From an optimization exercise on the open Yosys and OpenROAD flow, aimed at small area and a short achievable clock period; shortcuts taken in it are not production practice.
In this exercise RTL edits were held to simulation tests only and were not proved equivalent to the original.
Not every run is shown, and edits may drop behaviour that the tests do not exercise.

**flow/run.sh**
```bash
#!/bin/bash
# synth_recipe.tcl (not shown) runs the flow's synth.tcl, then flattens the netlist and writes it again
# the make line also repeats each setting of config.mk as NAME=value (left out here)
make -C /OpenROAD-flow-scripts/flow DESIGN_CONFIG=/design/flow/config.mk WORK_HOME=/design/flow/orfs CLKGATE_MAP_FILE= SYNTH_SCRIPT=/design/flow/synth_recipe.tcl finish
```
**flow/config.mk**
```make
export PLATFORM = sky130hd
export DESIGN_NAME = Horner
export DESIGN_NICKNAME = Horner
export VERILOG_FILES = /design/flow/design.v
export SDC_FILE = /design/flow/constraint.sdc
export NUM_CORES = 4
export LEC_CHECK = 0
export CAP_MARGIN = 20
export CORE_MARGIN = 2
export CORE_UTILIZATION = 40
export PLACE_DENSITY = 0.6
export SLEW_MARGIN = 20
```
**flow/constraint.sdc**
```tcl
create_clock -name core_clock -period 8.5 [get_ports {clk}]
set_input_delay 1.7000 -clock core_clock [delete_from_list [all_inputs] [get_ports {clk}]]
set_output_delay 1.7000 -clock core_clock [all_outputs]
set_load 0.01 [all_outputs]
```
**flow/design.v**
```verilog
module Horner(input clk,
              input rst,
              input [31:0] x,
              input [31:0] cn,
              output wire [31:0] z);
    reg  [31:0] out;
    wire [31:0] prod;
    wire [31:0] b;
    assign prod = out * x;    
    assign b    = prod + cn;  
    assign z    = out;
    always @(posedge clk) begin
        if (rst)
            out <= 32'h0;
        else
            out <= b;
    end
endmodule
```
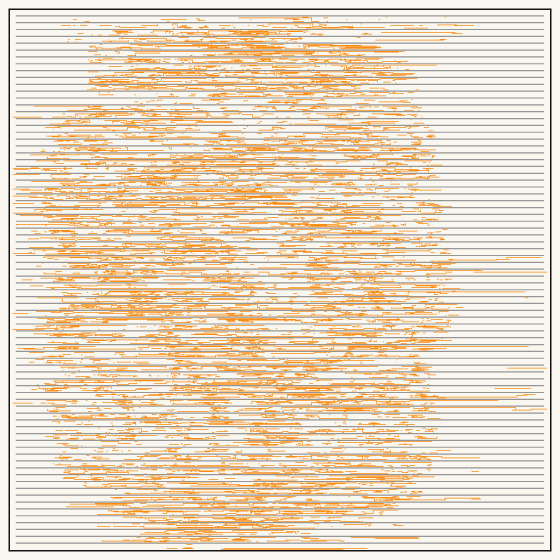
Fig. 1. Metal 1 (run 1).
Supply wires on this layer in gray.
The longest straight run is 71.8 um. The wires run mostly horizontal. The layer holds 45% of the routed length. The layer carries 22.8 mm of wire. 2433 nets have wire on it.

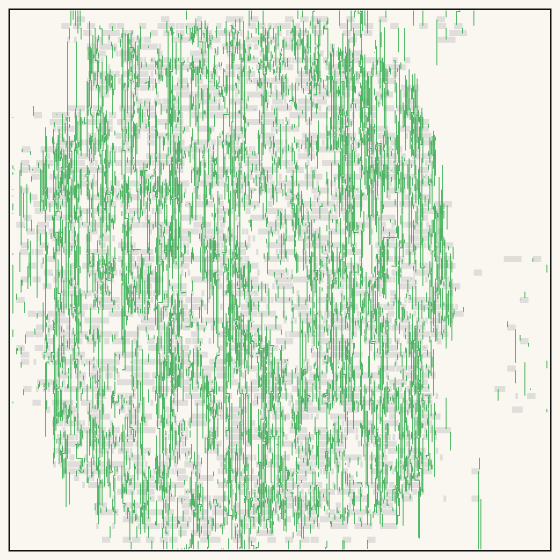
Fig. 2. M2 wires (run 1).
2249 nets have wire on it. The layer carries 22.8 mm of wire. The wires run mostly vertical. The longest straight run is 100 um.

==> summary.txt, run 1 <==
Detailed routing
  – Vias/cell: roughly 4.9
  – Antenna-violating nets left: 0
  – WL/cell: between 15 and 20 um
  – Router iterations before antenna repair: 7
  – Remaining routing DRC violations: 0

Synth
  – Synthesis Warnings: 1
  – Ys flop type: dfxtp_1
  – Library cells used by synthesis: between 50 and 60
  – Cell taking the most area after synthesis: fa_1
  – Cells after synthesis: 1930
  – Ys async rst share: 0
  – Post-synthesis sequential area ratio: 0.0362
  – Number of synthesized flops with an enable pin: 0
  – Yosys reg bits: 32
  – Yosys top cell area share: 0.495
  – Post-Syn Area per Cell: 9.18 sq um
  – Mapped Area: around 18000 sq um

Timing
  – Final WS setup: 0.213 ns
  – Post-route clock period utilization: 0.975
  – Slew headroom: 0.268
  – Final hold vios: 0
  – F_max: ~120 MHz
  – Clk_skew: a little under 0.01 ns
  – Max Slew Vio Count: 0
  – Slew @ Worst Pin: 1.10 ns
  – Fin Setup TNS: 0 ns
  – Final worst path period need: 8.29 ns
  – Count of final setup violators: 0

Placement
  – Pre-CTS setup slack: -0.299 ns
  – Placed instance area: between 15000 and 20000 sq um
  – Post-DP HPWL: about 43000 um
  – Dpl cells: between 2000 and 3000
  – PortBufs: between 90 and 100

Floorplan
  – Die span in y: roughly 210 um
  – Number of I/O pins: between 90 and 100
  – Die ar.: around 46000 sq um
  – Die width: ~210 um
  – Initial Util: 0.403
  – Core Region: ~44000 sq um

Cells and area
  – Finished Layout Cells: 2652
  – Biggest regs: out: 32 flops
  – Ant. Diodes: 0
  – Layout cells sized above 1: 0.0816
  – Fin area: slightly above 20000 sq um
  – Largest register FFs: 32
  – Most frequent cells in the layout: inv_1 (478), fa_1 (435), and2_1 (362)
  – Post-layout utilization of the core: 0.462
  – Commonest non-fill, non-tap cell in the layout: inv_1
  – Nets@finish: 2688
  – Top reg by flops: out

Global routing
  – Gr usage total: 0.232
  – Largest net degree at the start of global routing: 39
  – Vias in the first global route: 14470
  – Global-route wire length before repair: just over 80000 um
  – Initial antenna violation count: 1
  – Overflow after GRT: 0

Job
  – # Max-Cap Violations: 0

Clock tree
  – CTS tree: built
  – Clock buffer depth: 2
  – Clock transition at the registers of the reported paths: ~0.06 ns
  – Clock latency (worst-skew pair): around 0.28 ns
  – CTS Buf Count: 5
  – CTS Sinks: 32
  – Root buf cell: clkbuf_16
  – H-tree level count: 2

Critical path
  – CP arrival: approximately 8.5 ns
  – Worst setup SP type: input pin
  – Req. time, crit path: between 8 and 9 ns
  – Critical Path End Type: flip-flop
  – Crit path kind: in2reg

Hold path
  – Worst hold path class: reg2reg

Outcome
  – Status: timing/DRC/antenna clean
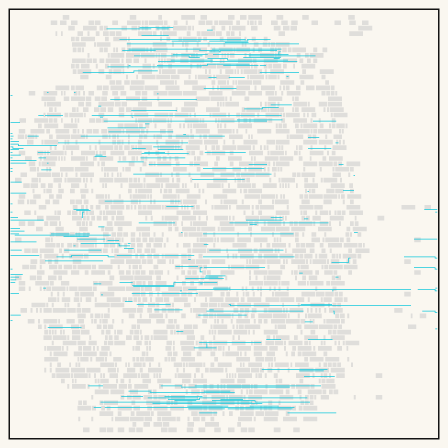
Fig. 3. Signal wires on met3 (run 1).
152 nets have wire on it. The layer carries 3940 um of wire. The layer holds 7.7% of the routed length. The longest straight run is 111 um. The wires run mostly horizontal.
final WL: 50900 um
vias post-DR: 12899
met3 usage: 0.0519

[run 1: area by class of cell]
class / instances / area (sq um)
fillers: 4322 / 23700
clock inverters: 2 / 12.5
well taps: 592 / 741
clock buffers: 5 / 125
flip-flops and latches: 32 / 642
inverters: 483 / 1810
repair buffers: 209 / 1930
multi-input cells: 1329 / 15000
[run 1: cells in the mapped netlist (2+ instances only)]
cell type,n
o21ai_2,4
a21oi_2,2
or3_1,2
a21oi_1,23
dfxtp_1,32
nor3b_1,2
a21o_1,11
nand3_1,7
inv_1,483
o21bai_1,3
ha_1,124
a31o_2,2
a21o_2,2
nand2_1,177
nand2b_1,2
xor2_1,21
nor2_1,29
o21ai_0,9
xnor2_1,58
a211oi_2,3
nor2b_1,10
fa_1,438
clkbuf_1,80
nor4b_1,2
buf_2,4
a211oi_1,2
and2_1,365
o31ai_1,2
o31ai_2,3
nor3_1,5
[run 1: final timing paths]
path,startpoint,endpoint,slack [ns],cells past startpoint
max,x[3],out[29]$_SDFF_PP0_,0.21,26
min,out[0]$_SDFF_PP0_,out[0]$_SDFF_PP0_,1.45,4
max reg2reg,out[14]$_SDFF_PP0_,out[29]$_SDFF_PP0_,1.11,24
min reg2reg,out[0]$_SDFF_PP0_,out[0]$_SDFF_PP0_,1.45,4
[run 1: stage by stage]
step	hold slack [ns]
after floorplan	1.01
after global placement	1.39
after detailed placement	1.41
after CTS	1.43
after global routing	1.49
final	1.45
[run 1: routing by layer]
metal	wire (um)	vias to the layer above	GRT usage
met5	13	-	0
met4	1260	2	0.0535
met3	3940	57	0.0519
met2	22800	394	0.365
met1	22800	6698	0.328
li1	-	5748	-
[run 1: critical path, cell delays in order]
cell and delay (ns):
clkdlybuf4s50_1 0.43, buf_6 0.15, and2_4 0.16, fa_1 0.48
fa_1 0.53, fa_1 0.57, inv_2 0.05, fa_1 0.49
inv_2 0.04, fa_1 0.50, inv_1 0.05, fa_1 0.49
inv_2 0.04, fa_1 0.54, inv_2 0.05, fa_1 0.51
inv_2 0.06, ha_4 0.28, a21oi_4 0.06, a21boi_2 0.16
a31o_2 0.24, o31ai_4 0.31, nand2_1 0.09, nand2_1 0.10
a221oi_2 0.08, mux2_1 0.31
[run 1: repair_timing]
item / CTS / global route
buffers inserted: 0 / 4
gates resized for setup: 2 / 45
pin swaps: 0 / 21
endpoints found under the hold margin: 0 / 0
hold buffers: 0 / 0
endpoints found under the setup margin: 2 / 11
[run 1: logic make-up (layout without fill, tap and decap cells)]
kind of cell,after synthesis,after routing,synth area share
simple gates,608,608,0.186
buf+inv,569,699,0.121
fa+ha+maj,562,562,0.582
xor+xnor,80,80,0.0403
compound gates,75,75,0.0306
flops,32,32,0.0362
mux,4,4,0.00268
--- run 2: outline of the changes from run 1 ---
flow/design.v: 18 -> 866 lines; modules unchanged: 0
  Horner: edited, 18 -> 866 lines
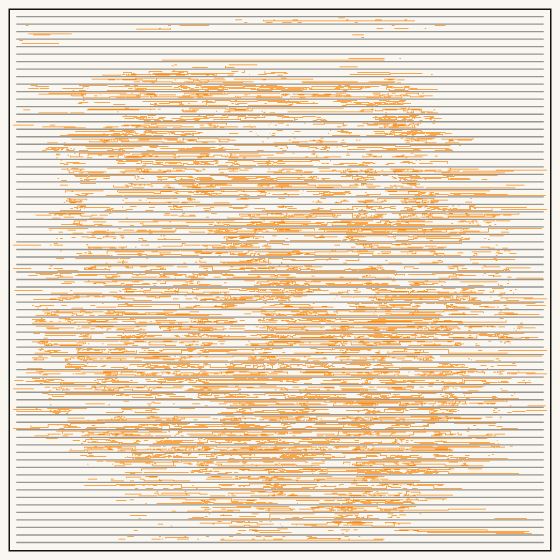
Fig. 4. Metal 1 (run 2).
Supply wires on this layer in gray.
The layer carries 21.1 mm of wire. The wires run mostly horizontal.

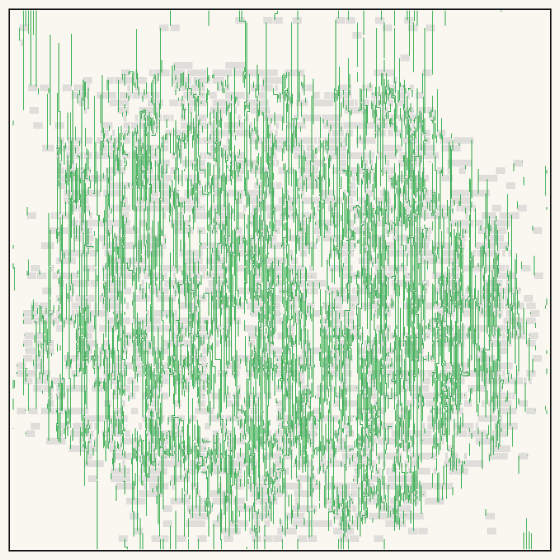
Fig. 5. M2 wires (run 2).
The longest straight run is 105 um. The layer carries 22.6 mm of wire. The wires run mostly vertical. 1725 nets have wire on it. The layer holds 46% of the routed length.
GR Layer Usage met2: 0.420
vias post-DR: 12282
final WL: 49200 um

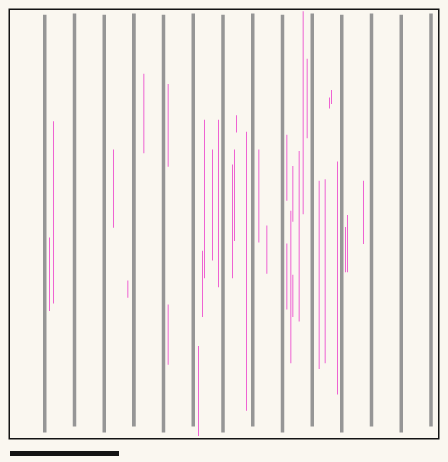
Fig. 6. M4 wires (run 2).
The bar under the picture is 50 um long. Supply wires on this layer in gray.
The wires run mostly vertical. The layer carries 1560 um of wire.

==> run 2 against run 1 <==
Net effect:
- still clean
- final area fell by 18%
- register-to-register slack got worse by 0.54 ns
- count of clock-buffer cells in the layout did not move
- sequential share of layout area rose by 2.4 points
- critical endpoint is now hc[13]$_DFF_P_
- highest routed layer is now met4
==> summary.txt, run 2 <==
Synth
  – Synthesis Warnings: 1
  – Mapped Area: 14700 sq um
  – Cells after synthesis: 1631
  – Yosys reg bits: 46
  – Post-Syn Area per Cell: roughly 9 sq um
  – Number of synthesized flops with an enable pin: 0
  – Library cells used by synthesis: a little over 80
  – Cell taking the most area after synthesis: fa_1
  – Top-count cell post-synth: fa_1
  – Top post-synthesis cells by count: fa_1 (242), inv_1 (238), xnor2_1 (237)
  – Yosys top cell area share: 0.330
  – Ys async rst share: 0
  – Ys flop type: dfxtp_1
  – Post-synthesis sequential area ratio: 0.0628

Cells and area
  – Most frequent cells in the layout: fa_1 (242), inv_1 (238), xnor2_1 (235)
  – Nets@finish: 2044
  – Commonest non-fill, non-tap cell in the layout: fa_1
  – Top reg by flops: hs
  – Largest register FFs: 32
  – Biggest regs: hs: 32 flops, hc: 14 flops
  – Ant. Diodes: 0
  – Layout cells sized above 1: 0.101

Placement
  – Post-DP HPWL: just over 40000 um
  – PortBufs: between 90 and 100

Timing
  – Count of final setup violators: 0
  – Fin Setup TNS: 0 ns
  – F_max: between 100 and 150 MHz
  – Slew @ Worst Pin: 0.916 ns
  – Final worst path period need: ~7.9 ns
  – Slew headroom: 0.380
  – Clk_skew: ~0.011 ns
  – Max Slew Vio Count: 0
  – Final hold vios: 0

Hold path
  – Worst hold path class: reg2reg
  – Hold path start: hs[0]$_DFF_P_
  – Hold Path Depth: 3
  – Min-Delay Endpoint: hs[0]$_DFF_P_

Critical path
  – Reg-to-reg setup timing slack: 0.57 ns
  – Critical Path End Type: flip-flop
  – FF-to-FF Start: hs[7]$_DFF_P_
  – CP arrival: between 8 and 9 ns
  – Largest stage delay on the critical path: roughly 0.58 ns
  – Cell depth of the worst flop-to-flop path: 27
  – Crit path top cell by count: xnor2_1
  – Req. time, crit path: slightly below 9 ns
  – Worst setup path startpoint: hs[7]$_DFF_P_
  – Slowest-stage cell, CP: fa_1
  – R2R Path End: hc[13]$_DFF_P_

Global routing
  – Overflow after GRT: 0
  – Largest net degree at the start of global routing: 44
  – Gr usage total: 0.266
  – Initial antenna violation count: 0
  – Vias in the first global route: about 13000
  – Global-route wire length before repair: 76900 um

Clock tree
  – Clock buffer depth: 2
  – Clock latency (worst-skew pair): 0.34 ns
  – CTS Buf Count: 5
  – H-tree level count: 2
  – Root buf cell: clkbuf_16
  – Clock transition at the registers of the reported paths: 0.07 ns
  – CTS tree: built

Detailed routing
  – Remaining routing DRC violations: 0
  – Router iterations before antenna repair: 7
  – Vias/cell: 5.68
  – WL/cell: roughly 23 um
  – Antenna-violating nets left: 0
  – Initial DRC Count: around 1400

Outcome
  – Status: timing/DRC/antenna clean

Job
  – # Max-Cap Violations: 0

Floorplan
  – Core Region: between 30000 and 40000 sq um
  – Number of I/O pins: 98
  – Initial Util: 0.404
  – Die ar.: ~38000 sq um
  – Die width: roughly 200 um
  – Die span in y: roughly 200 um
[run 2: metal layers]
metal	share of wire	up-vias	GRT usage	routed length (um)
met1	0.43	6182	0.372	21100
met2	0.46	598	0.420	22600
met3	0.081	71	0.0420	4000
li1	-	5431	-	-
met5	0	-	0	0
met4	0.032	0	0.0899	1560
[run 2: layout make-up]
cell class | count | area (sq um) | share of cell area
Tap cell | 468 | 586 | 0.0353
Clock buffer | 5 | 125 | 0.00754
Timing Repair Buffer | 214 | 1880 | 0.114
Sequential cell | 46 | 923 | 0.0557
Multi-Input combinational cell | 1187 | 12100 | 0.731
Clock inverter | 3 | 43.8 | 0.00264
Inverter | 240 | 901 | 0.0543
[run 2: timing repair]
| item | 4_1_cts | 5_1_grt |
|---|---|---|
| setup endpoints to repair | 0 | 1 |
| buffers inserted | 0 | 1 |
| hold buffers | 0 | 0 |
| gates resized for setup | 0 | 14 |
[run 2: worst max-delay path by stage]
stage	slack [ns]	endpoint	cells past startpoint
global route	0.09	hc[13]$_DFF_P_	29
detailed placement	0.20	hc[13]$_DFF_P_	30
CTS	0.17	hc[13]$_DFF_P_	30
finish	0.57	hc[13]$_DFF_P_	27
floorplan	0.12	hc[13]$_DFF_P_	26
global placement	0.29	hc[13]$_DFF_P_	30
[run 2: worst max-delay path: cells and delay by family, from the launching register on]
family                     cells  cell delay [ns]
and+or+nand+nor                1             0.41
adders and majority gates      7             2.93
xor gates and xnor gates      13             2.91
AOI/OAI and AO/OA              5             1.02
buffers and inverters          1             0.23
DFF                            1             0.32
[run 2: logic make-up after synthesis]
group,after synthesis,synth area share
AO/OA/AOI/OAI,337,0.168
XOR/XNOR,317,0.195
adder cells (fa/ha/maj),284,0.366
buffers and inverters,398,0.117
flip-flops,46,0.0628
multiplexers,5,0.00350
AND/OR/NAND/NOR,244,0.0878
[run 2: per-stage QoR]
step                 util  std cells  hold WS, ns  instance area (sq um)  setup slack, ns
finish              0.456       2163        0.787                  16600            0.573
global route        0.456       2163        0.858                  16600           0.0862
CTS                 0.454       2162        0.799                  16500            0.174
detailed placement  0.450       2154        0.782                  16300            0.199
global placement    0.450       2154        0.764                  16300            0.291
floorplan               -       1631        0.774                  14700            0.117

what the ideal ports hide:
In the flow no input, the clock included, has a driving cell. The finished layouts below were timed again as built, in two steps.
Step 1: set_driving_cell puts a clkbuf_16 on clk and a buf_2 on each other input, an assumption about the parent block.
Step 2 also shifts input and output timing later by t, the mid clock arrival at the registers, as if the neighbouring blocks saw the same clock.
Slacks: no drivers / after step 1 / after step 2; pairs: no drivers / after step 1.
| run | t (ns) | setup WS [ns] | worst setup path at the end |
|---|---|---|---|
| run 1 | 0.318 | 0.213 / 0.217 / -0.101 | input to register |
| run 2 | 0.382 | 0.573 / 0.573 / 0.403 | input to register |
With both steps, setup timing fails in run 1, where it was met with ideal ports. For run 1, which loses most, drivers alone change the setup slack by +0.004 ns; drivers and shift together by -0.314 ns.
